Source: an optimization exercise on an open RTL-to-GDS flow (aim: small area, a short achievable clock period and few clock cycles). Production flows keep margins and buffers that such runs may drop. The RTL was checked by simulation tests, not by an equivalence proof against the original design. Power and IR drop assume default switching activity.

===== flow/run.sh =====
#!/bin/bash
# synth_recipe.tcl (not shown) runs the flow's synth.tcl, then flattens the netlist and writes it again
# the make line also repeats each setting of config.mk as NAME=value (left out here)
make -C /OpenROAD-flow-scripts/flow DESIGN_CONFIG=/design/flow/config.mk WORK_HOME=/design/flow/orfs CLKGATE_MAP_FILE= SYNTH_SCRIPT=/design/flow/synth_recipe.tcl finish

===== flow/config.mk =====
export PLATFORM = sky130hd
export DESIGN_NAME = top
export DESIGN_NICKNAME = top
export VERILOG_FILES = /design/flow/design.v
export SDC_FILE = /design/flow/constraint.sdc
export NUM_CORES = 4
export LEC_CHECK = 0
export CAP_MARGIN = 20
export CORE_MARGIN = 2
export CORE_UTILIZATION = 40
export SLEW_MARGIN = 20

===== flow/constraint.sdc =====
create_clock -name core_clock -period 12.0 [get_ports {clk}]
set_input_delay 2.4000 -clock core_clock [delete_from_list [all_inputs] [get_ports {clk}]]
set_output_delay 2.4000 -clock core_clock [all_outputs]
set_load 0.01 [all_outputs]

===== flow/design.v =====
parameter[3:0]
	AND = 4'h0,
	OR = 4'h1,
	ADD = 4'h2,
	SUB = 4'h3,
	INC = 4'h4,
	DEC = 4'h5,
	COMP = 4'h6,
	CHECK = 4'h7,
	LOAD = 4'h8,
	STORE =4'h9,
	LI = 4'ha,
	JMP = 4'hb,
	JNZ = 4'hc,
	ZNJ = 4'hd,
	R_90 = 4'he,
	R_180 = 4'hf;
module selB(in0, in1, sel, out);
	input[7:0] in0, in1;
	input sel;
	output reg [7:0] out;
	always@(in0 or in1 or sel)begin
		out <= (sel)? in0:in1;
	end
endmodule
module register(src0, src1, dst, we, data, data0, data1, rst_n, clk);
	input wire [3:0] src0, src1, dst;
	input wire[7:0] data;
	input wire we, rst_n, clk;
	output wire [7:0] data1,data0;
	reg [7:0] regfile[16:0];
	wire [7:0] regf0,regf1,regf3,regf5,regf7, regf8, regf9,regf10;
	always@(posedge clk ) begin
		if(!rst_n) begin
			regfile[0] <= 0;
			regfile[1] <= 0;
			regfile[2] <= 0;
			regfile[3] <= 0;
			regfile[4] <= 0;
			regfile[5] <= 0;
			regfile[6] <= 0;
			regfile[7] <= 0;
			regfile[8] <= 0;
			regfile[9] <= 1;
			regfile[10] <= 0;
			regfile[11] <= 0;
			regfile[12] <= 0;
			regfile[13] <= 20;
			regfile[14] <= 0;
			regfile[15] <= 0;
			regfile[16] <= 0;
		end else begin
			if(we) begin
				regfile[dst] <= data;
			end
		end
	end
	assign data0 = regfile[src0];
	assign data1 = regfile[src1];
	assign regf0=regfile[0];
	assign regf1=regfile[1];
	assign regf3=regfile[3];
	assign regf5=regfile[5];
	assign regf7=regfile[7];
	assign regf8=regfile[8];
	assign regf9=regfile[9];
	assign regf10=regfile[10];
endmodule
module alu(in0, in1, op, zf, out);
	input wire [7:0] in0, in1;
	input wire [3:0] op;
	output reg zf;
	output reg [7:0] out;
 parameter[3:0]
	AND = 4'h0,
	OR = 4'h1,
	ADD = 4'h2,
	SUB = 4'h3,
	INC = 4'h4,
	DEC = 4'h5,
	COMP = 4'h6,
	CHECK = 4'h7,
	LOAD = 4'h8,
	STORE =4'h9,
	LI = 4'ha,
	JMP = 4'hb,
	JNZ = 4'hc,
	ZNJ = 4'hd,
	R_90 = 4'he,
	R_180 = 4'hf;
always @(*) begin
	out <= 8'h00;
	zf <= 0;
	case(op)
		AND : begin  
			out<= in0 & in1;
			zf <= 0;
		end
		OR : begin  
			out <= in0 | in1;
			zf <= 0;
		end
		ADD : begin  
			out <= in0 + in1;
			zf <= 0;
		end
		SUB : begin  
			out <= (in0>in1) ? in0 - in1 : in1 - in0;
			zf <= 0;
		end
		INC : begin  
			out <= in0 + 1;
			zf <= 0;
		end
		DEC : begin  
			out <= in0 - 1;
			zf <= 0;
		end
		COMP : begin  
			zf <= (in0 == in1) ? 1:0;
		end
		CHECK : begin  
			zf <=(in0 == in1) ? 1:0;
		end
		LOAD : begin  
			out <= in0;
			zf <= 0;
		end
		STORE:begin  
			out <= in0;
			zf <= 0;
		end
		LI : begin  
			out <= in0;
			zf <= 0;
		end
		R_90:begin  
			if(in0==8'b00000000)begin 
				out <= {in1[7:2],(in1[1:0]==2'b10)?in1[1:0]:(in1[1:0]~^2'b00)};
			end else if(in0==8'b00000001)begin 
				out <= {in1[7:2],(in1[1:0]==2'b11)?in1[1:0]:(in1[1:0]~^2'b01)};
			end else if(in0==8'b00000010)begin 
				out <= {in1[7:2],(in1[1:0]==2'b00)?in1[1:0]:(in1[1:0]~^2'b10)};
			end else begin
				out<=in1;
			end
		end
		R_180:begin  
			if(in0==8'b00000000)begin
				out <= in1;
			end else if(in0==8'b00000001)begin
				out <= in1;
			end else if(in0==8'b00000010)begin
				out <= in1;
			end else begin
				out<=in1;
			end
		end
		default:begin
			out<=8'h00;
		end
endcase
end
endmodule
module memory(addr, din, dout, we, rst_n, clk, mem20, mem21, mem22, mem23, mem24, mem25, mem26, mem27, mem28,mem29, mem30);
	input wire [7:0] din, addr;
	input wire we, rst_n, clk;
	output wire [7:0] dout;
	wire [7:0] out,mem0,mem1,mem2,mem3,mem4,mem5,mem6,mem7,mem8,mem9,mem10,mem11;
	output wire [7:0] mem20,mem21,mem22,mem23,mem24,mem25,mem26,mem27,mem28,mem29,mem30;
	wire [7:0] mem31;
	reg [7:0] mem[255:0];
	always@(posedge clk) begin
		if(!rst_n) begin
			mem[0] <= 0;
			mem[1] <= 0;
			mem[2] <= 0;
			mem[3] <= 0;
			mem[4] <= 0;
			mem[5] <= 0;
			mem[6] <= 0;
			mem[7] <= 0;
			mem[8] <= 0;
			mem[9] <= 0;
			mem[10] <= 0;
			mem[11] <= 0;
			mem[12] <= 0;
			mem[13] <= 0;
			mem[14] <= 0;
			mem[15] <= 0;
			mem[16] <= 0;
			mem[17] <= 0;
			mem[18] <= 0;
			mem[19] <= 0;
			mem[20] <= 0;
			mem[21] <= 0;
			mem[22] <= 0;
			mem[23] <= 0;
			mem[24] <= 0;
			mem[25] <= 0;
			mem[26] <= 0;
			mem[27] <= 0;
			mem[28] <= 0;
			mem[29] <= 0;
			mem[30] <= 0;
			mem[31] <= 0;
			mem[32] <= 0;
			mem[33] <= 0;
			mem[34] <= 0;
			mem[35] <= 0;
			mem[36] <= 0;
			mem[37] <= 0;
			mem[38] <= 0;
			mem[39] <= 0;
			mem[40] <= 0;
			mem[41] <= 0;
			mem[42] <= 0;
			mem[43] <= 0;
			mem[44] <= 0;
			mem[45] <= 0;
			mem[46] <= 0;
			mem[47] <= 0;
			mem[48] <= 0;
			mem[49] <= 0;
			mem[50] <= 0;
			mem[51] <= 0;
			mem[52] <= 0;
			mem[53] <= 0;
			mem[54] <= 0;
			mem[55] <= 0;
			mem[56] <= 0;
			mem[57] <= 0;
			mem[58] <= 0;
			mem[59] <= 0;
			mem[60] <= 0;
			mem[61] <= 0;
			mem[62] <= 0;
			mem[63] <= 0;
			mem[64] <= 0;
			mem[65] <= 0;
			mem[66] <= 0;
			mem[67] <= 0;
			mem[68] <= 0;
			mem[69] <= 0;
			mem[70] <= 0;
			mem[71] <= 0;
			mem[72] <= 0;
			mem[73] <= 0;
			mem[74] <= 0;
			mem[75] <= 0;
			mem[76] <= 0;
			mem[77] <= 0;
			mem[78] <= 0;
			mem[79] <= 0;
			mem[80] <= 0;
			mem[81] <= 0;
			mem[82] <= 0;
			mem[83] <= 0;
			mem[84] <= 0;
			mem[85] <= 0;
			mem[86] <= 0;
			mem[87] <= 0;
			mem[88] <= 0;
			mem[89] <= 0;
			mem[90] <= 0;
			mem[91] <= 0;
			mem[92] <= 0;
			mem[93] <= 0;
			mem[94] <= 0;
			mem[95] <= 0;
			mem[96] <= 0;
			mem[97] <= 0;
			mem[98] <= 0;
			mem[99] <= 0;
			mem[100] <= 0;
			mem[101] <= 0;
			mem[102] <= 0;
			mem[103] <= 0;
			mem[104] <= 0;
			mem[105] <= 0;
			mem[106] <= 0;
			mem[107] <= 0;
			mem[108] <= 0;
			mem[109] <= 0;
			mem[110] <= 0;
			mem[111] <= 0;
			mem[112] <= 0;
			mem[113] <= 0;
			mem[114] <= 0;
			mem[115] <= 0;
			mem[116] <= 0;
			mem[117] <= 0;
			mem[118] <= 0;
			mem[119] <= 0;
			mem[120] <= 0;
			mem[121] <= 0;
			mem[122] <= 0;
			mem[123] <= 0;
			mem[124] <= 0;
			mem[125] <= 0;
			mem[126] <= 0;
			mem[127] <= 0;
			mem[128] <= 0;
			mem[129] <= 0;
			mem[130] <= 0;
			mem[131] <= 0;
			mem[132] <= 0;
			mem[133] <= 0;
			mem[134] <= 0;
			mem[135] <= 0;
			mem[136] <= 0;
			mem[137] <= 0;
			mem[138] <= 0;
			mem[139] <= 0;
			mem[140] <= 0;
			mem[141] <= 0;
			mem[142] <= 0;
			mem[143] <= 0;
			mem[144] <= 0;
			mem[145] <= 0;
			mem[146] <= 0;
			mem[147] <= 0;
			mem[148] <= 0;
			mem[149] <= 0;
			mem[150] <= 0;
			mem[151] <= 0;
			mem[152] <= 0;
			mem[153] <= 0;
			mem[154] <= 0;
			mem[155] <= 0;
			mem[156] <= 0;
			mem[157] <= 0;
			mem[158] <= 0;
			mem[159] <= 0;
			mem[160] <= 0;
			mem[161] <= 0;
			mem[162] <= 0;
			mem[163] <= 0;
			mem[164] <= 0;
			mem[165] <= 0;
			mem[166] <= 0;
			mem[167] <= 0;
			mem[168] <= 0;
			mem[169] <= 0;
			mem[170] <= 0;
			mem[171] <= 0;
			mem[172] <= 0;
			mem[173] <= 0;
			mem[174] <= 0;
			mem[175] <= 0;
			mem[176] <= 0;
			mem[177] <= 0;
			mem[178] <= 0;
			mem[179] <= 0;
			mem[180] <= 0;
			mem[181] <= 0;
			mem[182] <= 0;
			mem[183] <= 0;
			mem[184] <= 0;
			mem[185] <= 0;
			mem[186] <= 0;
			mem[187] <= 0;
			mem[188] <= 0;
			mem[189] <= 0;
			mem[190] <= 0;
			mem[191] <= 0;
			mem[192] <= 0;
			mem[193] <= 0;
			mem[194] <= 0;
			mem[195] <= 0;
			mem[196] <= 0;
			mem[197] <= 0;
			mem[198] <= 0;
			mem[199] <= 0;
			mem[200] <= 0;
			mem[201] <= 0;
			mem[202] <= 0;
			mem[203] <= 0;
			mem[204] <= 0;
			mem[205] <= 0;
			mem[206] <= 0;
			mem[207] <= 0;
			mem[208] <= 0;
			mem[209] <= 0;
			mem[210] <= 0;
			mem[211] <= 0;
			mem[212] <= 0;
			mem[213] <= 0;
			mem[214] <= 0;
			mem[215] <= 0;
			mem[216] <= 0;
			mem[217] <= 0;
			mem[218] <= 0;
			mem[219] <= 0;
			mem[220] <= 0;
			mem[221] <= 0;
			mem[222] <= 0;
			mem[223] <= 0;
			mem[224] <= 0;
			mem[225] <= 0;
			mem[226] <= 0;
			mem[227] <= 0;
			mem[228] <= 0;
			mem[229] <= 0;
			mem[230] <= 0;
			mem[231] <= 0;
			mem[232] <= 0;
			mem[233] <= 0;
			mem[234] <= 0;
			mem[235] <= 0;
			mem[236] <= 0;
			mem[237] <= 0;
			mem[238] <= 0;
			mem[239] <= 0;
			mem[240] <= 0;
			mem[241] <= 0;
			mem[242] <= 0;
			mem[243] <= 0;
			mem[244] <= 0;
			mem[245] <= 0;
			mem[246] <= 0;
			mem[247] <= 0;
			mem[248] <= 0;
			mem[249] <= 0;
			mem[250] <= 0;
			mem[251] <= 0;
			mem[252] <= 0;
			mem[253] <= 0;
			mem[254] <= 0;
			mem[255] <= 0;
		end else begin
			if(we) begin
				mem[addr] <= din;
			end
		end
	end
	assign dout = mem[addr];
	assign out = mem[addr];
	assign mem0 = mem[0];
	assign mem1 = mem[1];
	assign mem2 = mem[2];
	assign mem3 = mem[3];
	assign mem4 = mem[4];
	assign mem5 = mem[5];
	assign mem6 = mem[6];
	assign mem7 = mem[7];
	assign mem8 = mem[8];
	assign mem9 = mem[9];
	assign mem10 = mem [10];
	assign mem11 = mem [11];
	assign mem20 = mem[20];
	assign mem21 = mem[21];
	assign mem22 = mem[22];
	assign mem23 = mem[23];
	assign mem24 = mem[24];
	assign mem25 = mem[25];
	assign mem26 = mem[26];
	assign mem27 = mem[27];
	assign mem28 = mem[28];
	assign mem29 = mem[29];
	assign mem30 = mem[30];
	assign mem31 = mem[31];
endmodule
module decoder(pcin, pcwe, dst, regwe, src0, src1, sel1, sel2, data, aluop, zf, memwe, op);
	input wire [15:0] op;
	input wire zf;
	output reg [7:0] pcin;
	output reg pcwe;
	output reg [3:0] src0, src1, dst;
	output reg sel1, sel2;
	output reg [7:0] data;
	output reg [3:0] aluop;
	output reg memwe;
	output reg regwe;
 parameter[3:0]
	AND = 4'h0,
	OR = 4'h1,
	ADD = 4'h2,
	SUB = 4'h3,
	INC = 4'h4,
	DEC = 4'h5,
	COMP = 4'h6,
	CHECK = 4'h7,
	LOAD = 4'h8,
	STORE =4'h9,
	LI = 4'ha,
	JMP = 4'hb,
	JNZ = 4'hc,
	ZNJ = 4'hd,
	R_90 = 4'he,
	R_180 = 4'hf;
always @(*) begin
	case (op[15:12])
	AND : begin
		aluop <= op[15:12]; 
		dst <= op[11:8]; 
		src1 <= op[7:4]; 
		src0 <= op[3:0]; 
		pcin <= 0; 
		pcwe <= 0; 
		regwe <= 1; 
		sel1 <= 0; 
		sel2 <= 1; 
		data <= 0; 
		memwe <= 0; 
	end
	OR : begin
		aluop <= op[15:12];
		dst <= op[11:8];
		src1 <= op[7:4];
		src0 <= op[3:0];
		pcin <= 0;
		pcwe <= 0;
		regwe <= 1;
		sel1 <= 0;
		sel2 <= 1;
		data <= 0;
		memwe <= 0;
	end
	ADD : begin
		aluop <= op[15:12];
		dst <= op[11:8];
		src1 <= op[7:4];
		src0 <= op[3:0];
		pcin <= 0;
		pcwe <= 0;
		regwe <= 1;
		sel1 <= 0;
		sel2 <= 1;
		data <= 0;
		memwe <= 0;
	end
	SUB : begin
		aluop <= op[15:12];
		dst <= op[11:8];
		src1 <= op[7:4];
		src0 <= op[3:0];
		pcin <= 0;
		pcwe <= 0;
		regwe <= 1;
		sel1 <= 0;
		sel2 <= 1;
		data <= 0;
		memwe <= 0;
	end
	INC : begin
		aluop <= op[15:12];
		dst <= op[11:8];
		src1 <= op[7:4];
		src0 <= op[3:0];
		pcin <= 0;
		pcwe <= 0;
		regwe <= 1;
		sel1 <= 0;
		sel2 <= 1;
		data <= 0;
		memwe <= 0;
	end
	DEC : begin
		aluop <= op[15:12];
		dst <= op[11:8];
		src1 <= op[7:4];
		src0 <= op[3:0];
		pcin <= 0;
		pcwe <= 0;
		regwe <= 1;
		sel1 <= 0;
		sel2 <= 1;
		data <= 0;
		memwe <= 0;
	end
	COMP : begin
		aluop <= op[15:12];
		dst <= 0;
		src1 <= op[7:4];
		src0 <= op[3:0];
		pcin <= 0;
		pcwe <= 0;
		regwe <= 0;
		sel1 <= 1;
		sel2 <= 0;
		data <= 0;
		memwe <= 0;
	end
	CHECK : begin
		aluop <= op[15:12];
		dst <= 0;
		src1 <= op[11:8];
		src0 <= 0;
		pcin <= 0;
		pcwe <= 0;
		regwe <= 0;
		sel1 <= 1;
		sel2 <= 0;
		data <= op[7:0];
		memwe <= 0;
	end
	LOAD : begin
		aluop <= op[15:12];
		dst <= op[11:8];
		src1 <= op[7:4];
		src0 <= 0;
		pcin <= 0;
		pcwe <= 0;
		regwe <= 1;
		sel1 <= 0;
		sel2 <= 0;
		data <= 0;
		memwe <= 0;
	end
	STORE : begin
		aluop <= op[15:12];
		dst <= 0;
		src1 <= op[7:4];
		src0 <= op[3:0];
		pcin <= 0;
		pcwe <= 0;
		regwe <= 0;
		sel1 <= 0;
		sel2 <= 0;
		data <= 0;
		memwe <= 1;
	end
	LI : begin
		aluop <= op[15:12];
		dst <= op[11:8];
		src1 <= 0;
		src0 <= 0;
		pcin <= 0;
		pcwe <= 0;
		regwe <= 1;
		sel1 <= 1;
		sel2 <= 1;
		data <= op[7:0];
		memwe <= 0;
	end
	JMP:begin
		aluop <= op[15:12];
		dst <= 0;
		src1 <= 0;
		src0 <= 0;
		pcin <= op[7:0];
		pcwe <= 1;
		regwe <= 0;
		sel1 <= 0;
		sel2 <= 0;
		data <= 0;
		memwe <= 0;
	end
	JNZ:begin 
		aluop <= op[15:12];
		dst <= 0;
		src1 <= 0;
		src0 <= 0;
		pcin <= op[7:0];
		pcwe <= zf;
		regwe <= 0;
		sel1 <= 0;
		sel2 <= 0;
		data <= 0;
		memwe <= 0;
	end
	ZNJ:begin 
		aluop <= op[15:12];
		dst <= 0;
		src1 <= 0;
		src0 <= 0;
		pcin <= op[7:0];
		pcwe <= ~zf;
		regwe <= 0;
		sel1 <= 0;
		sel2 <= 0;
		data <= 0;
		memwe <= 0;
	end
	R_90 : begin 
		aluop <= op[15:12];
		dst <= op[11:8];
		src1 <= op[7:4];
		src0 <= 0;
		pcin <= 0;
		pcwe <= 0;
		regwe <= 1;
		sel1 <= 1;
		sel2 <= 1;
		data <= {4'b0000,op[3:0]}; 
		memwe <= 0;
	end
	R_180 : begin 
		aluop <= op[15:12];
		dst <= op[11:8];
		src1 <= op[7:4];
		src0 <= 0;
		pcin <= 0;
		pcwe <= 0;
		regwe <= 1;
		sel1 <= 1;
		sel2 <= 1;
		data <= {4'b0000,op[3:0]}; 
		memwe <= 0;
	end
	default:begin
		aluop <= op[15:12];
		dst <= 0;
		src1 <= 0;
		src0 <= 0;
		pcin <= 0;
		pcwe <= 0;
		regwe <= 0;
		sel1 <= 0;
		sel2 <= 0;
		data <= 0;
		memwe <= 0;
	end
	endcase
end
endmodule
module pc(pcin, pcout, we, rst_n, clk);
	input wire [7:0] pcin;
	input wire we,rst_n,clk;  
	output reg [7:0] pcout;
	always@(posedge clk) begin
		if(!rst_n) begin
			pcout<=6'b000000;
		end else begin
			if(we) begin
				pcout<=pcin;
			end else begin
				pcout<=pcout+1;
			end
		end
	end
endmodule
module imem(pc, cube, op);
	input wire [7:0] pc;
	input wire [39:0] cube;
	output reg [15:0] op;
 parameter[3:0]
	AND = 4'h0,
	OR = 4'h1,
	ADD = 4'h2,
	SUB = 4'h3,
	INC = 4'h4,
	DEC = 4'h5,
	COMP = 4'h6,
	CHECK = 4'h7,
	LOAD = 4'h8,
	STORE =4'h9,
	LI = 4'ha,
	JMP = 4'hb,
	JNZ = 4'hc,
	ZNJ = 4'hd,
	R_90 = 4'he,
	R_180 = 4'hf;
parameter[7:0]
	AA = 8'b00000000,
	BB = 8'b00000100,
	CC = 8'b00001000,
	DD = 8'b00001100,
	EE = 8'b00010000,
	FF = 8'b00010100,
	GG = 8'b00011000,
	HH = 8'b00011100;
always @(*) begin
	op <= 16'h0000;
	case(pc)
	0:begin
		op[15:12] <= LI;
		op[11:8] <= 0;
		op[7:0] <= {3'b000, cube[4:0]};
	end
	1:begin
		op[15:12] <= LI;
		op[11:8] <= 1;
		op[7:0] <= {3'b000, cube[9:5]};
	end
	2:begin
		op[15:12] <= LI;
		op[11:8] <= 2;
		op[7:0] <= {3'b000, cube[14:10]};
	end
	3:begin
		op[15:12] <= LI;
		op[11:8] <= 3;
		op[7:0] <= {3'b000, cube[19:15]};
	end
	4:begin
		op[15:12] <= LI;
		op[11:8] <= 4;
		op[7:0] <= {3'b000, cube[24:20]};
	end
	5:begin
		op[15:12] <= LI;
		op[11:8] <= 5;
		op[7:0] <= {3'b000, cube[29:25]};
	end
	6:begin
		op[15:12] <= LI;
		op[11:8] <= 6;
		op[7:0] <= {3'b000, cube[34:30]};
	end
	7:begin
		op[15:12] <= LI;
		op[11:8] <= 7;
		op[7:0] <= {3'b000, cube[39:35]};
	end
	8:begin
		op[15:12] <= LOAD;
		op[11:8] <= 11;
		op[7:4] <= 12;
	end
	9:begin
		op[15:12] <= LOAD;
		op[11:8] <= 14;
		op[7:4] <= 13;
	end
	10:begin
		op[15:12] <= LOAD;
		op[11:8] <= 10;
		op[7:4] <= 9;
	end
	11:begin
		op[15:12] <= CHECK;
		op[11:8] <= 11;
		op[7:0] <= 1;
	end
	12:begin
		op[15:12] <= JNZ;
		op[7:0] <= 221;
	end
	13:begin
		op[15:12] <= LI;
		op[11:8] <= 10;
		op[7:0] <= 1;
	end
	14:begin
		op[15:12] <= CHECK;
		op[11:8] <= 14;
		op[7:0] <= 0;
	end
	15:begin
		op[15:12] <= ZNJ;
		op[7:0] <= 18;
	end
	16:begin
		op[15:12] <= LI;
		op[11:8] <= 14;
		op[7:0] <= 1;
	end
	17:begin
		op[15:12] <= JMP;
		op[7:0] <= 65;
	end
	18:begin
		op[15:12] <= CHECK;
		op[11:8] <= 14;
		op[7:0] <= 1;
	end
	19:begin
		op[15:12] <= ZNJ;
		op[7:0] <= 22;
	end
	20:begin
		op[15:12] <= LI;
		op[11:8] <= 14;
		op[7:0] <= 2;
	end
	21:begin
		op[15:12] <= JMP;
		op[7:0] <= 71;
	end
	22:begin
		op[15:12] <= CHECK;
		op[11:8] <= 14;
		op[7:0] <= 2;
	end
	23:begin
		op[15:12] <= ZNJ;
		op[7:0] <= 26;
	end
	24:begin
		op[15:12] <= LI;
		op[11:8] <= 14;
		op[7:0] <= 3;
	end
	25:begin
		op[15:12] <= JMP;
		op[7:0] <= 77;
	end
	26:begin
		op[15:12] <= CHECK;
		op[11:8] <= 11;
		op[7:0] <= 2;
	end
	27:begin
		op[15:12] <= JNZ;
		op[7:0] <= 225;
	end
	28:begin
		op[15:12] <= LI;
		op[11:8] <= 10;
		op[7:0] <= 2;
	end
	29:begin
		op[15:12] <= CHECK;
		op[11:8] <= 14;
		op[7:0] <= 3;
	end
	30:begin
		op[15:12] <= ZNJ;
		op[7:0] <= 33;
	end
	31:begin
		op[15:12] <= LI;
		op[11:8] <= 14;
		op[7:0] <= 4;
	end
	32:begin
		op[15:12] <= JMP;
		op[7:0] <= 84;
	end
	33:begin
		op[15:12] <= CHECK;
		op[11:8] <= 14;
		op[7:0] <= 4;
	end
	34:begin
		op[15:12] <= ZNJ;
		op[7:0] <= 37;
	end
	35:begin
		op[15:12] <= LI;
		op[11:8] <= 14;
		op[7:0] <= 5;
	end
	36:begin
		op[15:12] <= JMP;
		op[7:0] <= 90;
	end
	37:begin
		op[15:12] <= CHECK;
		op[11:8] <= 14;
		op[7:0] <= 5;
	end
	38:begin
		op[15:12] <= ZNJ;
		op[7:0] <= 41;
	end
	39:begin
		op[15:12] <= LI;
		op[11:8] <= 14;
		op[7:0] <= 6;
	end
	40:begin
		op[15:12] <= JMP;
		op[7:0] <= 96;
	end
	41:begin
		op[15:12] <= CHECK;
		op[11:8] <= 11;
		op[7:0] <= 3;
	end
	42:begin
		op[15:12] <= JNZ;
		op[7:0] <= 58;
	end
	43:begin
		op[15:12] <= LI;
		op[11:8] <= 10;
		op[7:0] <= 3;
	end
	44:begin
		op[15:12] <= CHECK;
		op[11:8] <= 14;
		op[7:0] <= 6;
	end
	45:begin
		op[15:12] <= ZNJ;
		op[7:0] <= 48;
	end
	46:begin
		op[15:12] <= LI;
		op[11:8] <= 14;
		op[7:0] <= 7;
	end
	47:begin
		op[15:12] <= JMP;
		op[7:0] <= 103;
	end
	48:begin
		op[15:12] <= CHECK;
		op[11:8] <= 14;
		op[7:0] <= 7;
	end
	49:begin
		op[15:12] <= ZNJ;
		op[7:0] <= 52;
	end
	50:begin
		op[15:12] <= LI;
		op[11:8] <= 14;
		op[7:0] <= 8;
	end
	51:begin
		op[15:12] <= JMP;
		op[7:0] <= 109;
	end
	52:begin
		op[15:12] <= CHECK;
		op[11:8] <= 14;
		op[7:0] <= 8;
	end
	53:begin
		op[15:12] <= ZNJ;
		op[7:0] <= 56;
	end
	54:begin
		op[15:12] <= LI;
		op[11:8] <= 14;
		op[7:0] <= 9;
	end
	55:begin
		op[15:12] <= JMP;
		op[7:0] <= 115;
	end
	56:begin
		op[15:12] <= CHECK;
		op[11:8] <= 14;
		op[7:0] <= 9;
	end
	57:begin
		op[15:12] <= ZNJ;
		op[7:0] <= 140;
	end
	58:begin
		op[15:12] <= LI;
		op[11:8] <= 14;
		op[7:0] <= 0;
	end
	59:begin
		op[15:12] <= STORE;
		op[7:4] <= 13;
		op[3:0] <= 14;
	end
	60:begin
		op[15:12] <= DEC;
		op[11:8] <= 9;
		op[3:0] <= 9;
	end
	61:begin
		op[15:12] <= DEC;
		op[11:8] <= 12;
		op[3:0] <= 9;
	end
	62:begin
		op[15:12] <=DEC;
		op[11:8] <= 13;
		op[3:0] <= 13;
	end
	63:begin
		op[15:12] <=LOAD;
		op[11:8] <= 14;
		op[7:4] <= 13;
	end
	64:begin
		op[15:12] <= JMP;
		op[7:0] <= 146;
	end
	65:begin
		op[15:12] <= AND;
		op[11:8] <= 8;
		op[7:4] <= 1;
		op[3:0] <= 1;
	end
	66:begin
		op[15:12] <= R_90;
		op[11:8] <= 1;
		op[7:4] <= 5;
		op[3:0] <= 4'b0000;
	end
	67:begin
		op[15:12] <= R_90;
		op[11:8] <= 5;
		op[7:4] <= 7;
		op[3:0] <= 4'b0000;
	end
	68:begin
		op[15:12] <= R_90;
		op[11:8] <= 7;
		op[7:4] <= 3;
		op[3:0] <= 4'b0000;
	end
	69:begin
		op[15:12] <= R_90;
		op[11:8] <= 3;
		op[7:4] <= 8;
		op[3:0] <= 4'b0000;
	end
	70:begin
		op[15:12] <= JMP;
		op[7:0] <= 121;
	end
	71:begin
		op[15:12] <= AND;
		op[11:8] <= 8;
		op[7:4] <= 1;
		op[3:0] <= 1;
	end
	72:begin
		op[15:12] <= R_90;
		op[11:8] <= 1;
		op[7:4] <= 3;
		op[3:0] <= 0;
	end
	73:begin
		op[15:12] <= R_90;
		op[11:8] <= 3;
		op[7:4] <= 7;
		op[3:0] <= 0;
	end
	74:begin
		op[15:12] <= R_90;
		op[11:8] <= 7;
		op[7:4] <= 5;
		op[3:0] <= 0;
	end
	75:begin
		op[15:12] <= R_90;
		op[11:8] <= 5;
		op[7:4] <= 8;
		op[3:0] <= 0;
	end
	76:begin
		op[15:12] <= JMP;
		op[7:0] <= 121;
	end
	77:begin
		op[15:12] <= AND;
		op[11:8] <= 8;
		op[7:4] <= 1;
		op[3:0] <= 1;
	end
	78:begin
		op[15:12] <= R_180;
		op[11:8] <= 1;
		op[7:4] <= 7;
		op[3:0] <= 0;
	end
	79:begin
		op[15:12] <=R_180;
		op[11:8] <= 7;
		op[7:4] <= 8;
		op[3:0] <= 0;
	end
	80:begin
		op[15:12] <= AND;
		op[11:8] <= 8;
		op[7:4] <= 3;
		op[3:0] <= 3;
	end
	81:begin
		op[15:12] <= R_180;
		op[11:8] <= 3;
		op[7:4] <= 5;
		op[3:0] <= 0;
	end
	82:begin
		op[15:12] <= R_180;
		op[11:8] <= 5;
		op[7:4] <= 8;
		op[3:0] <= 0;
	end
	83:begin
		op[15:12] <= JMP;
		op[7:0] <= 121;
	end
	84:begin
		op[15:12] <= AND;
		op[11:8] <= 8;
		op[7:4] <= 2;
		op[3:0] <= 2;
	end
	85:begin
		op[15:12] <= R_90;
		op[11:8] <= 2;
		op[7:4] <= 3;
		op[3:0] <= 4'b0001;
	end
	86:begin
		op[15:12] <= R_90;
		op[11:8] <= 3;
		op[7:4] <= 7;
		op[3:0] <= 4'b0001;
	end
	87:begin
		op[15:12] <= R_90;
		op[11:8] <= 7;
		op[7:4] <= 6;
		op[3:0] <= 4'b0001;
	end
	88:begin
		op[15:12] <= R_90;
		op[11:8] <= 6;
		op[7:4] <= 8;
		op[3:0] <= 4'b0001;
	end
	89:begin
		op[15:12] <= JMP;
		op[7:0] <= 121;
	end
	90:begin
		op[15:12] <= AND;
		op[11:8] <= 8;
		op[7:4] <= 2;
		op[3:0] <= 2;
	end
	91:begin
		op[15:12] <= R_90;
		op[11:8] <= 2;
		op[7:4] <= 6;
		op[3:0] <= 4'b0001;
	end
	92:begin
		op[15:12] <= R_90;
		op[11:8] <= 6;
		op[7:4] <= 7;
		op[3:0] <= 4'b0001;
	end
	93:begin
		op[15:12] <= R_90;
		op[11:8] <= 7;
		op[7:4] <= 3;
		op[3:0] <= 4'b0001;
	end
	94:begin
		op[15:12] <= R_90;
		op[11:8] <= 3;
		op[7:4] <= 8;
		op[3:0] <= 4'b0001;
	end
	95:begin
		op[15:12] <= JMP;
		op[7:0] <= 121;
	end
	96:begin
		op[15:12] <= AND;
		op[11:8] <= 8;
		op[7:4] <= 2;
		op[3:0] <= 2;
	end
	97:begin
		op[15:12] <= R_180;
		op[11:8] <= 2;
		op[7:4] <= 7;
		op[3:0] <= 4'b0001;
	end
	98:begin
		op[15:12] <=R_180;
		op[11:8] <= 7;
		op[7:4] <= 8;
		op[3:0] <= 4'b0001;
	end
	99:begin
		op[15:12] <= AND;
		op[11:8] <= 8;
		op[7:4] <= 3;
		op[3:0] <= 3;
	end
	100:begin
		op[15:12] <= R_180;
		op[11:8] <= 3;
		op[7:4] <= 6;
		op[3:0] <= 4'b0001;
	end
	101:begin
		op[15:12] <= R_180;
		op[11:8] <= 6;
		op[7:4] <= 8;
		op[3:0] <= 4'b0001;
	end
	102:begin
		op[15:12] <= JMP;
		op[7:0] <= 121;
	end
	103:begin
		op[15:12] <= AND;
		op[11:8] <= 8;
		op[7:4] <= 4;
		op[3:0] <= 4;
	end
	104:begin
		op[15:12] <= R_90;
		op[11:8] <= 4;
		op[7:4] <= 6;
		op[3:0] <= 4'b0010;
	end
	105:begin
		op[15:12] <= R_90;
		op[11:8] <= 6;
		op[7:4] <= 7;
		op[3:0] <= 4'b0010;
	end
	106:begin
		op[15:12] <= R_90;
		op[11:8] <= 7;
		op[7:4] <= 5;
		op[3:0] <= 4'b0010;
	end
	107:begin
		op[15:12] <= R_90;
		op[11:8] <= 5;
		op[7:4] <= 8;
		op[3:0] <= 4'b0010;
	end
	108:begin
		op[15:12] <= JMP;
		op[7:0] <= 121;
	end
	109:begin
		op[15:12] <= AND;
		op[11:8] <= 8;
		op[7:4] <= 4;
		op[3:0] <= 4;
	end
	110:begin
		op[15:12] <= R_90;
		op[11:8] <= 4;
		op[7:4] <= 5;
		op[3:0] <= 4'b0010;
	end
	111:begin
		op[15:12] <= R_90;
		op[11:8] <= 5;
		op[7:4] <= 7;
		op[3:0] <= 4'b0010;
	end
	112:begin
		op[15:12] <= R_90;
		op[11:8] <= 7;
		op[7:4] <= 6;
		op[3:0] <= 4'b0010;
	end
	113:begin
		op[15:12] <= R_90;
		op[11:8] <= 6;
		op[7:4] <= 8;
		op[3:0] <= 4'b0010;
	end
	114:begin
		op[15:12] <= JMP;
		op[7:0] <= 121;
	end
	115:begin
		op[15:12] <= AND;
		op[11:8] <= 8;
		op[7:4] <= 4;
		op[3:0] <= 4;
	end
	116:begin
		op[15:12] <= R_180;
		op[11:8] <= 4;
		op[7:4] <= 7;
		op[3:0] <= 4'b0010;
	end
	117:begin
		op[15:12] <=R_180;
		op[11:8] <= 7;
		op[7:4] <= 8;
		op[3:0] <= 4'b0010;
	end
	118:begin
		op[15:12] <= AND;
		op[11:8] <= 8;
		op[7:4] <= 5;
		op[3:0] <= 5;
	end
	119:begin
		op[15:12] <= R_180;
		op[11:8] <= 5;
		op[7:4] <= 6;
		op[3:0] <= 4'b0010;
	end
	120:begin
		op[15:12] <= R_180;
		op[11:8] <= 6;
		op[7:4] <= 8;
		op[3:0] <= 4'b0010;
	end
	121:begin
		op[15:12] <= STORE;
		op[7:4] <= 13;
		op[3:0] <= 14;
	end
	122:begin
		op[15:12] <= STORE;
		op[7:4] <= 9;
		op[3:0] <= 10;
	end
	123:begin
		op[15:12] <= CHECK;
		op[11:8]<=0;
		op[7:0]<=AA;
	end
	124:begin
		op[15:12] <= ZNJ;
		op[7:0] <= 140;
	end
	125:begin
		op[15:12] <= CHECK;
		op[11:8]<=1;
		op[7:0]<=BB;
	end
	126:begin
		op[15:12] <= ZNJ;
		op[7:0] <= 140;
	end
	127:begin
		op[15:12] <= CHECK;
		op[11:8]<=2;
		op[7:0]<=CC;
	end
	128:begin
		op[15:12] <= ZNJ;
		op[7:0] <= 140;
	end
	129:begin
		op[15:12] <= CHECK;
		op[11:8]<=3;
		op[7:0]<=DD;
	end
	130:begin
		op[15:12] <= ZNJ;
		op[7:0] <= 140;
	end
	131:begin
		op[15:12] <= CHECK;
		op[11:8]<=4;
		op[7:0]<=EE;
	end
	132:begin
		op[15:12] <= ZNJ;
		op[7:0] <= 140;
	end
	133:begin
		op[15:12] <= CHECK;
		op[11:8]<=5;
		op[7:0]<=FF;
	end
	134:begin
		op[15:12] <= ZNJ;
		op[7:0] <= 140;
	end
	135:begin
		op[15:12] <= CHECK;
		op[11:8]<=6;
		op[7:0]<=GG;
	end
	136:begin
		op[15:12] <= ZNJ;
		op[7:0] <= 140;
	end
	137:begin
		op[15:12] <= CHECK;
		op[11:8]<=7;
		op[7:0]<=HH;
	end
	138:begin
		op[15:12] <= ZNJ;
		op[7:0] <= 140;
	end
	139:begin
		op[15:12] <= JMP;
		op[7:0] <= 229;
	end
	140:begin
		op[15:12] <= CHECK;
		op[11:8] <= 9;
		op[7:0] <= 3;
	end
	141:begin
		op[15:12] <= JNZ;
		op[7:0] <= 146;
	end
	142:begin
		op[15:12] <= INC;
		op[11:8] <= 9;
		op[3:0] <= 9;
	end
	143:begin
		op[15:12] <= DEC;
		op[11:8] <= 12;
		op[3:0] <= 9;
	end
	144:begin
		op[15:12] <= INC;
		op[11:8] <= 13;
		op[3:0] <= 13;
	end
	145:begin
		op[15:12] <= JMP;
		op[7:0] <= 8;
	end
	146:begin
		op[15:12] <= CHECK;
		op[11:8] <= 14;
		op[7:0] <= 2;
	end
	147:begin
		op[15:12] <= ZNJ;
		op[7:0] <= 154;
	end
	148:begin
		op[15:12] <= AND;
		op[11:8] <= 8;
		op[7:4] <= 1;
		op[3:0] <= 1;
	end
	149:begin
		op[15:12] <= R_90;
		op[11:8] <= 1;
		op[7:4] <= 5;
		op[3:0] <= 4'b0000;
	end
	150:begin
		op[15:12] <= R_90;
		op[11:8] <= 5;
		op[7:4] <= 7;
		op[3:0] <= 4'b0000;
	end
	151:begin
		op[15:12] <= R_90;
		op[11:8] <= 7;
		op[7:4] <= 3;
		op[3:0] <= 4'b0000;
	end
	152:begin
		op[15:12] <= R_90;
		op[11:8] <= 3;
		op[7:4] <= 8;
		op[3:0] <= 4'b0000;
	end
	153:begin
		op[15:12] <= JMP;
		op[7:0] <= 8;
	end
	154:begin
		op[15:12] <= CHECK;
		op[11:8] <= 14;
		op[7:0] <= 1;
	end
	155:begin
		op[15:12] <= ZNJ;
		op[7:0] <= 162;
	end
	156:begin
		op[15:12] <= AND;
		op[11:8] <= 8;
		op[7:4] <= 1;
		op[3:0] <= 1;
	end
	157:begin
		op[15:12] <= R_90;
		op[11:8] <= 1;
		op[7:4] <= 3;
		op[3:0] <= 0;
	end
	158:begin
		op[15:12] <= R_90;
		op[11:8] <= 3;
		op[7:4] <= 7;
		op[3:0] <= 0;
	end
	159:begin
		op[15:12] <= R_90;
		op[11:8] <= 7;
		op[7:4] <= 5;
		op[3:0] <= 0;
	end
	160:begin
		op[15:12] <= R_90;
		op[11:8] <= 5;
		op[7:4] <= 8;
		op[3:0] <= 0;
	end
	161:begin
		op[15:12] <= JMP;
		op[7:0] <= 8;
	end
	162:begin
		op[15:12] <= CHECK;
		op[11:8] <= 14;
		op[7:0] <= 3;
	end
	163:begin
		op[15:12] <= ZNJ;
		op[7:0] <= 171;
	end
	164:begin
		op[15:12] <= AND;
		op[11:8] <= 8;
		op[7:4] <= 1;
		op[3:0] <= 1;
	end
	165:begin
		op[15:12] <= R_180;
		op[11:8] <= 1;
		op[7:4] <= 7;
		op[3:0] <= 0;
	end
	166:begin
		op[15:12] <=R_180;
		op[11:8] <= 7;
		op[7:4] <= 8;
		op[3:0] <= 0;
	end
	167:begin
		op[15:12] <= AND;
		op[11:8] <= 8;
		op[7:4] <= 3;
		op[3:0] <= 3;
	end
	168:begin
		op[15:12] <= R_180;
		op[11:8] <= 3;
		op[7:4] <= 5;
		op[3:0] <= 0;
	end
	169:begin
		op[15:12] <= R_180;
		op[11:8] <= 5;
		op[7:4] <= 8;
		op[3:0] <= 0;
	end
	170:begin
		op[15:12] <= JMP;
		op[7:0] <= 8;
	end
	171:begin
		op[15:12] <= CHECK;
		op[11:8] <= 14;
		op[7:0] <= 5;
	end
	172:begin
		op[15:12] <= ZNJ;
		op[7:0] <= 179;
	end
	173:begin
		op[15:12] <= AND;
		op[11:8] <= 8;
		op[7:4] <= 2;
		op[3:0] <= 2;
	end
	174:begin
		op[15:12] <= R_90;
		op[11:8] <= 2;
		op[7:4] <= 3;
		op[3:0] <= 4'b0001;
	end
	175:begin
		op[15:12] <= R_90;
		op[11:8] <= 3;
		op[7:4] <= 7;
		op[3:0] <= 4'b0001;
	end
	176:begin
		op[15:12] <= R_90;
		op[11:8] <= 7;
		op[7:4] <= 6;
		op[3:0] <= 4'b0001;
	end
	177:begin
		op[15:12] <= R_90;
		op[11:8] <= 6;
		op[7:4] <= 8;
		op[3:0] <= 4'b0001;
	end
	178:begin
		op[15:12] <= JMP;
		op[7:0] <= 8;
	end
	179:begin
		op[15:12] <= CHECK;
		op[11:8] <= 14;
		op[7:0] <= 4;
	end
	180:begin
		op[15:12] <= ZNJ;
		op[7:0] <= 187;
	end
	181:begin
		op[15:12] <= AND;
		op[11:8] <= 8;
		op[7:4] <= 2;
		op[3:0] <= 2;
	end
	182:begin
		op[15:12] <= R_90;
		op[11:8] <= 2;
		op[7:4] <= 6;
		op[3:0] <= 4'b0001;
	end
	183:begin
		op[15:12] <= R_90;
		op[11:8] <= 6;
		op[7:4] <= 7;
		op[3:0] <= 4'b0001;
	end
	184:begin
		op[15:12] <= R_90;
		op[11:8] <= 7;
		op[7:4] <= 3;
		op[3:0] <= 4'b0001;
	end
	185:begin
		op[15:12] <= R_90;
		op[11:8] <= 3;
		op[7:4] <= 8;
		op[3:0] <= 4'b0001;
	end
	186:begin
		op[15:12] <= JMP;
		op[7:0] <= 8;
	end
	187:begin
		op[15:12] <= CHECK;
		op[11:8] <= 14;
		op[7:0] <= 6;
	end
	188:begin
		op[15:12] <= ZNJ;
		op[7:0] <= 196;
	end
	189:begin
		op[15:12] <= AND;
		op[11:8] <= 8;
		op[7:4] <= 2;
		op[3:0] <= 2;
	end
	190:begin
		op[15:12] <= R_180;
		op[11:8] <= 2;
		op[7:4] <= 7;
		op[3:0] <= 4'b0001;
	end
	191:begin
		op[15:12] <=R_180;
		op[11:8] <= 7;
		op[7:4] <= 8;
		op[3:0] <= 4'b0001;
	end
	192:begin
		op[15:12] <= AND;
		op[11:8] <= 8;
		op[7:4] <= 3;
		op[3:0] <= 3;
	end
	193:begin
		op[15:12] <= R_180;
		op[11:8] <= 3;
		op[7:4] <= 6;
		op[3:0] <= 4'b0001;
	end
	194:begin
		op[15:12] <= R_180;
		op[11:8] <= 6;
		op[7:4] <= 8;
		op[3:0] <= 4'b0001;
	end
	195:begin
		op[15:12] <= JMP;
		op[7:0] <= 8;
	end
	196:begin
		op[15:12] <= CHECK;
		op[11:8] <= 14;
		op[7:0] <= 8;
	end
	197:begin
		op[15:12] <= ZNJ;
		op[7:0] <= 204;
	end
	198:begin
		op[15:12] <= AND;
		op[11:8] <= 8;
		op[7:4] <= 4;
		op[3:0] <= 4;
	end
	199:begin
		op[15:12] <= R_90;
		op[11:8] <= 4;
		op[7:4] <= 6;
		op[3:0] <= 4'b0010;
	end
	200:begin
		op[15:12] <= R_90;
		op[11:8] <= 6;
		op[7:4] <= 7;
		op[3:0] <= 4'b0010;
	end
	201:begin
		op[15:12] <= R_90;
		op[11:8] <= 7;
		op[7:4] <= 5;
		op[3:0] <= 4'b0010;
	end
	202:begin
		op[15:12] <= R_90;
		op[11:8] <= 5;
		op[7:4] <= 8;
		op[3:0] <= 4'b0010;
	end
	203:begin
		op[15:12] <= JMP;
		op[7:0] <= 8;
	end
	204:begin
		op[15:12] <= CHECK;
		op[11:8] <= 14;
		op[7:0] <= 7;
	end
	205:begin
		op[15:12] <= ZNJ;
		op[7:0] <= 212;
	end
	206:begin
		op[15:12] <= AND;
		op[11:8] <= 8;
		op[7:4] <= 4;
		op[3:0] <= 4;
	end
	207:begin
		op[15:12] <= R_90;
		op[11:8] <= 4;
		op[7:4] <= 5;
		op[3:0] <= 4'b0010;
	end
	208:begin
		op[15:12] <= R_90;
		op[11:8] <= 5;
		op[7:4] <= 7;
		op[3:0] <= 4'b0010;
	end
	209:begin
		op[15:12] <= R_90;
		op[11:8] <= 7;
		op[7:4] <= 6;
		op[3:0] <= 4'b0010;
	end
	210:begin
		op[15:12] <= R_90;
		op[11:8] <= 6;
		op[7:4] <= 8;
		op[3:0] <= 4'b0010;
	end
	211:begin
		op[15:12] <= JMP;
		op[7:0] <= 8;
	end
	212:begin
		op[15:12] <= CHECK;
		op[11:8] <= 14;
		op[7:0] <= 9;
	end
	213:begin
		op[15:12] <= ZNJ;
		op[7:0] <= 8;
	end
	214:begin
		op[15:12] <= AND;
		op[11:8] <= 8;
		op[7:4] <= 4;
		op[3:0] <= 4;
	end
	215:begin
		op[15:12] <= R_180;
		op[11:8] <= 4;
		op[7:4] <= 7;
		op[3:0] <= 4'b0010;
	end
	216:begin
		op[15:12] <=R_180;
		op[11:8] <= 7;
		op[7:4] <= 8;
		op[3:0] <= 4'b0010;
	end
	217:begin
		op[15:12] <= AND;
		op[11:8] <= 8;
		op[7:4] <= 5;
		op[3:0] <= 5;
	end
	218:begin
		op[15:12] <= R_180;
		op[11:8] <= 5;
		op[7:4] <= 6;
		op[3:0] <= 4'b0010;
	end
	219:begin
		op[15:12] <= R_180;
		op[11:8] <= 6;
		op[7:4] <= 8;
		op[3:0] <= 4'b0010;
	end
	220:begin
		op[15:12] <= JMP;
		op[7:0] <= 8;
	end
	221:begin
		op[15:12] <= CHECK;
		op[11:8] <= 14;
		op[7:0] <= 0;
	end
	222:begin
		op[15:12] <= ZNJ;
		op[7:0] <= 26;
	end
	223:begin
		op[15:12] <= LI;
		op[11:8] <= 14;
		op[7:0] <= 3;
	end
	224:begin
		op[15:12] <= JMP;
		op[7:0] <= 26;
	end
	225:begin
		op[15:12] <= CHECK;
		op[11:8] <= 14;
		op[7:0] <= 3;
	end
	226:begin
		op[15:12] <= ZNJ;
		op[7:0] <= 41;
	end
	227:begin
		op[15:12] <= LI;
		op[11:8] <= 14;
		op[7:0] <= 6;
	end
	228:begin
		op[15:12] <= JMP;
		op[7:0] <= 41;
	end
	229:begin
		op[15:12] <= JMP;
		op[7:0] <= 229;
	end
	endcase
end
endmodule
module top(clk, rst_n, cube, done, mem20, mem21, mem22, mem23, mem24, mem25,mem26,mem27,mem28,mem29,mem30);
	input wire clk, rst_n;
	input wire [39:0] cube;
	output wire done;
	output wire [7:0] mem20,mem21,mem22,mem23,mem24,mem25,mem26,mem27,mem28,mem29,mem30;
	wire [15:0] imemop;
	wire [7:0] in0, in1, in2, out0, out1, out2, out3;
	wire sel1, sel2, regwe, pcwe, memwe, zfin;
	wire [3:0] aluop, dst, src0, src1;
	wire [7:0] pcin, pc;
	reg zf;
always @(posedge clk) begin
	if(!rst_n) begin
		zf <= 0;
	end else if(aluop != 4'hb && aluop != 4'hc && aluop != 4'hd) begin
		zf <= zfin;
	end
end
assign done = (pc == 8'd229);
selB s0(.in0(in0), .in1(in1), .sel(sel1), .out(out0));
selB s1(.in0(out1), .in1(out2), .sel(sel2), .out(out3));
register r0(.src0(src0), .src1(src1), .dst(dst), .we(regwe), .data(out3), .data0(in1), .data1(in2), .rst_n(rst_n), .clk(clk));
alu a0(.in0(out0), .in1(in2), .op(aluop), .zf(zfin), .out(out1));
memory m0(.addr(in2), .din(out1), .dout(out2), .we(memwe), .rst_n(rst_n), .clk(clk), .mem20(mem20), .mem21(mem21), .mem22(mem22), .mem23(mem23), .mem24(mem24), .mem25(mem25), .mem26(mem26), .mem27(mem27), .mem28(mem28), .mem29(mem29), .mem30(mem30));
decoder d0(.pcin(pcin), .pcwe(pcwe), .dst(dst), .regwe(regwe), .src0(src0), .src1(src1), .sel1(sel1), .sel2(sel2), .data(in0), .aluop(aluop), .zf(zf), .memwe(memwe), .op(imemop));
pc p0(.pcin(pcin), .pcout(pc), .we(pcwe), .rst_n(rst_n), .clk(clk));
imem i0(.pc(pc), .cube(cube), .op(imemop));
endmodule

==> out/metrics.cfg <==
[grt]
grt_pass1_wl_um=563000
grt_usage_pct=29.5
grt_max_degree=147
first_global_vias=74800
grt-ovfl-total=0
grt_antenna_before_repair=27

[yosys]
async_reset_ff_share_pct=0
ys.flop_type=edfxtp_1
ys_seq_area_share_pct=63.1
synth_area_um2=104000
synth_edf_count=2176
syn-num-nets=9422
synthCells=9360
synth_cell_types=119
syn_avg_cell_area_um2=11.1
yosysWarnings=8
ys_seq_elements=2185

[timing]
min_period_over_period_pct=91.4
rsz0062_at_grt=no
worst_slew_pin_slew_ns=1.32
setup_violations=0
final_max_slew_viol_count=0
fin_crit_ns=10.97
clock_skew_ns=0.102
hold_violations=0
fmax_mhz=91.2
slew_headroom_pct=11.1
setup_tns_ns=0
holdWs_ns=0.635

[detailed_routing]
via_per_inst=6.31
wl_per_cell_um=31.3
first_iter_violations=13200
finalWirelength_um=401000
postRouteAntennaNets=0
drc_errors=0
first_pass_iters=9
num_vias=81000

[worst_hold_path]
min_path_type=flip-flop to flip-flop

[clocking]
cts.sinks=2185
cts_setup_buffers=0
ctsHtreeMaxLevel=4
ctsHoldBuffers=0
numCtsBuffers=223
post_cts_resized=0
clk_pin_slew_ns=0.08
cts_tree=built
root_buffer=clkbuf_16
clk_path_buf_depth=3
clk_latency_ns=0.90

[worst_setup_path]
crit_path_max_fanout=27
arrival_ns=11.69
path_class=flip-flop to flip-flop
end_kind=flip-flop
required_ns=12.72
start_kind=flip-flop

[floorplan]
die_area_um2=264000
core.rowCount=187
dieWidth_um=514
die_y_um=514
num_io_pins=131
initial_core_util_pct=40.1
core_area_um2=259000

[final_layout]
drive_gt1_share_pct=8.24
syn_to_final_growth_pct=11.6
nets=9297
fill_cells=23700

[status]
status=complete, no violations

[placed_design]
place_hpwl_um=263000
gp_congestion=0.968
io_buffers=130

[pwr]
vdd_drop_max_v=0.000154
leakage_nw=41.4
p_per_area_nw_per_um2=185

[job]
maxCapViolations=0

Testbench counts, summed over its fixed seeds: cycles 2,514,127.
## state kept, by name, summed over array words and instances, names as in the netlist
register	count
zf	1
m0.mem	2048
p0.pcout	8
r0.regfile	128
## critical path, cell delays in order, from the launching register on
cell and delay (ns):
dfxtp_1 0.93, buf_4 0.43, or4b_1 0.48, nor2_1 0.13
or4_1 0.63, nor4_1 0.31, nand4b_1 0.42, a21oi_2 0.57
o22ai_4 0.20, o21bai_4 0.77, buf_4 0.46, mux4_2 0.58
a32o_1 0.22, a221o_2 0.32, buf_4 0.34, nor2_4 1.02
buf_4 0.40, a32o_1 0.19, a211oi_1 0.10, nor4b_1 1.01
nor4_1 0.29, buf_4 0.23, a21oi_1 0.49, nor2b_1 0.23
## kinds of logic after synthesis
kind of cell | Yosys count | synth area share (%)
muxes | 706 | 7.08
buffers and inverters | 782 | 3.59
DFF | 2185 | 63.1
xor gates and xnor gates | 20 | 0.169
AOI/OAI and AO/OA | 1233 | 8.10
and+or+nand+nor | 4414 | 17.8
adders and majority gates | 20 | 0.248
## per-layer routing
metal	track usage [%]	part of all wire (%)	wire, µm
met3	7.41	13	52000
met2	44.1	44	175000
met1	40.0	38	151000
met4	14.1	5.6	22600
met5	0	0.018	72
## cell usage after synthesis, drive strengths merged (16+ instances only)
library cell | instances | area share (%)
nor2 | 2287 | 8.3
edfxtp | 2176 | 63
nand2 | 1420 | 5.1
mux2i | 657 | 6.3
buf | 406 | 2.2
clkbuf | 344 | 1.2
o22ai | 278 | 1.7
a21oi | 272 | 1.3
nand3 | 250 | 1.2
o21ai | 140 | 0.68
a32oi | 108 | 0.91
nand4 | 89 | 0.54
nor3 | 68 | 0.38
a31oi | 67 | 0.42
and3 | 56 | 0.34
a22oi | 51 | 0.37
nor4 | 42 | 0.29
a32o | 33 | 0.32
inv | 31 | 0.12
a211oi | 30 | 0.22
mux2 | 29 | 0.31
nand2b | 27 | 0.16
o211ai | 25 | 0.19
a221oi | 23 | 0.22
and2 | 21 | 0.13
a311oi | 20 | 0.17
mux4 | 20 | 0.43
nor2b | 20 | 0.12
ha | 19 | 0.23
o221ai | 16 | 0.14
or4 | 16 | 0.12
## worst paths after layout
kind                           from                         endpoint  slack (ns)  cells past startpoint
max          p0.pcout[4]$_SDFF_PN0_  r0.regfile[11][0]$_SDFFCE_PN0P_        1.03                     23
min                 zf$_SDFFE_PN0P_                  zf$_SDFFE_PN0P_        0.64                      2
max reg2reg  p0.pcout[4]$_SDFF_PN0_  r0.regfile[11][0]$_SDFFCE_PN0P_        1.03                     23
min reg2reg         zf$_SDFFE_PN0P_                  zf$_SDFFE_PN0P_        0.64                      2
## per-stage QoR
step	setup WS (ns)	cells	util, %	total power, mW	area (µm²)
floorplan	4.24	9360	-	12.0	104000
global placement	1.68	12400	42.0	14.6	109000
detailed placement	1.59	12400	42.1	14.6	109000
CTS	1.57	12800	44.8	21.3	116000
global route	1.11	12800	44.8	21.8	116000
finish	1.03	12800	44.8	21.5	116000
## report_power, final
| part | internal [mW] | switching, mW | total, mW |
|---|---|---|---|
| sequential | 8.64 | 0.0992 | 8.74 |
| clock | 3.70 | 3.09 | 6.78 |
| combinational | 1.41 | 4.56 | 5.97 |
| total | 13.7 | 7.74 | 21.5 |
## area by class of cell
type	instances	area, µm²	area share, %
clock inverters	136	1220	1.05
clock buffers	269	5750	4.96
diodes	17	42.5	0.0367
flip-flops and latches	2185	65500	56.5
well taps	3402	4260	3.67
inverters	32	154	0.133
repair buffers	400	3870	3.34
multi-input cells	6393	35200	30.3
## cell usage in the layout (no fill, tap or decap), types with 27 or more instances in the layout
master           instances
clkdlybuf4s50_1        129
edfxtp_1              2176
a211oi_1                29
a32o_1                  33
and3_1                  56
inv_1                   27
buf_12                  38
nor3_1                  57
a31oi_1                 65
o21ai_0                116
clkbuf_1                46
nand3_1                246
clkbuf_16              223
a32oi_1                108
clkinv_1                50
mux2i_1                656
nor4_1                  36
o22ai_1                276
nand2_1               1419
clkinv_2                47
nor2_1                2263
buf_4                  229
a21oi_1                250
a22oi_1                 51
nand4_1                 89
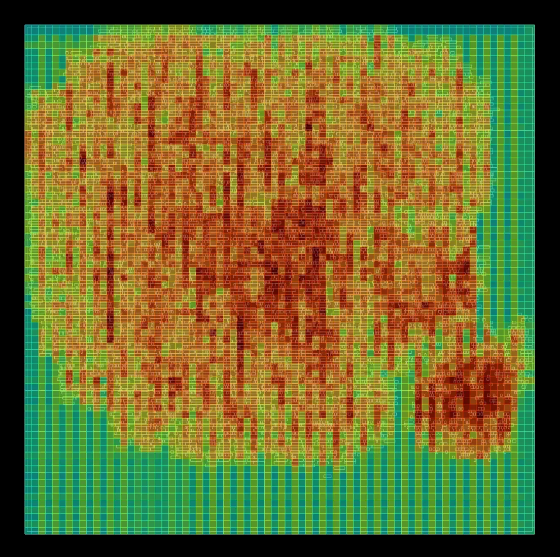
Figure 1: routing congestion map.
met1 GRT Util: 40.0%
gr busiest metal: met2
Final Util: 44.8%

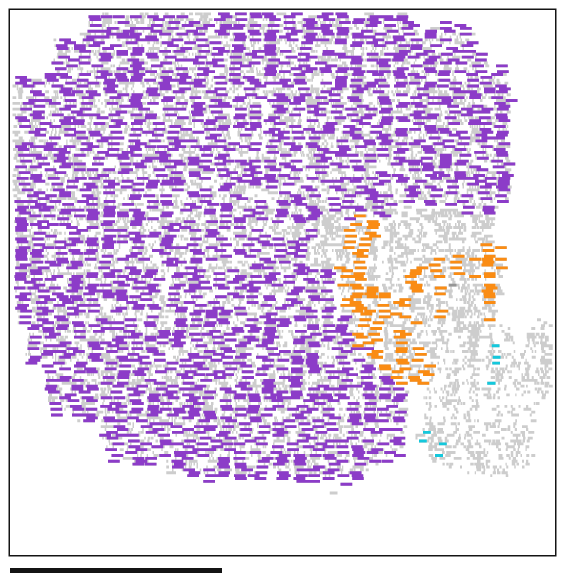
Figure 2: sequential cells colored by netlist name.
The bar under the picture is 200 µm long. Other sequential cells in the stronger gray, the rest of the logic in the fainter gray.
Key: cyan = `p0.pcout` [flops 8, where bottom right]; purple = `m0.mem` [flops 2,048, where spread over the die]; orange = `r0.regfile` [flops 128]
Seq group: 8.74 mW
Register Area: 65,500 µm²
Seq area share: 56.5%

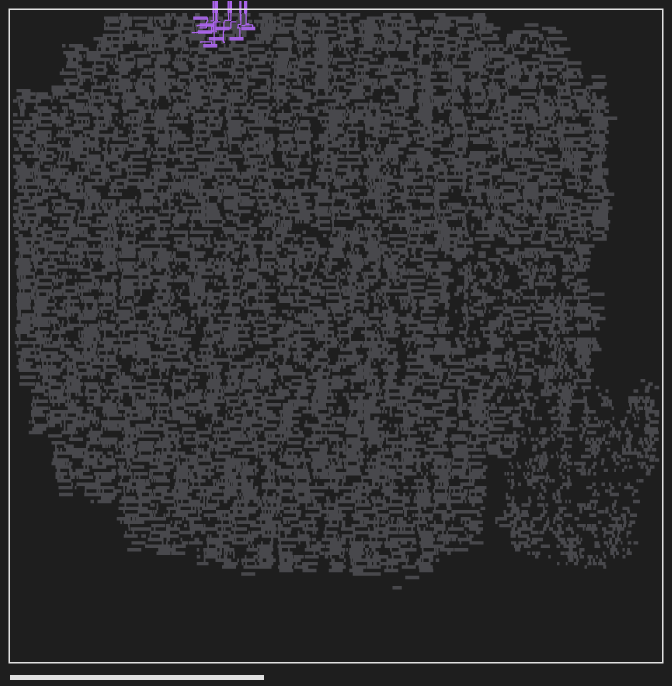
Figure 3: I/O nets highlighted.
The bar under the picture is 200 µm long.
Key: purple = `mem24` [direction output, end cells 8, buffers 8, wire 249 µm]

==> port drivers added, routing unchanged <==
No port has a modelled driver above. Below, the same layout with a new extraction and two added sets of constraints. Step 1 sets driving cells, clkbuf_16 on the clock port and buf_2 on the other inputs (assumed; they add their load-dependent delay and slew). Step 2, shift: input delay + t, output delay - t, t = (earliest + latest rising clock arrival at the registers) / 2. This alone moves slack from input paths to output paths. a / b / c = ideal ports / drivers / drivers and shift; a / b = the first two.
shift t [ns]: 0.950
slack for setup (ns): 1.033 / 1.033 / 1.033
hold WS [ns]: 0.635 / 0.635 / 0.635
worst setup path after step 2: register to register
cell pins on the clock port's net: 1
After both steps this run still meets setup and hold. For this run, drivers alone change the setup slack by 0.000 ns; drivers and shift together by 0.000 ns.
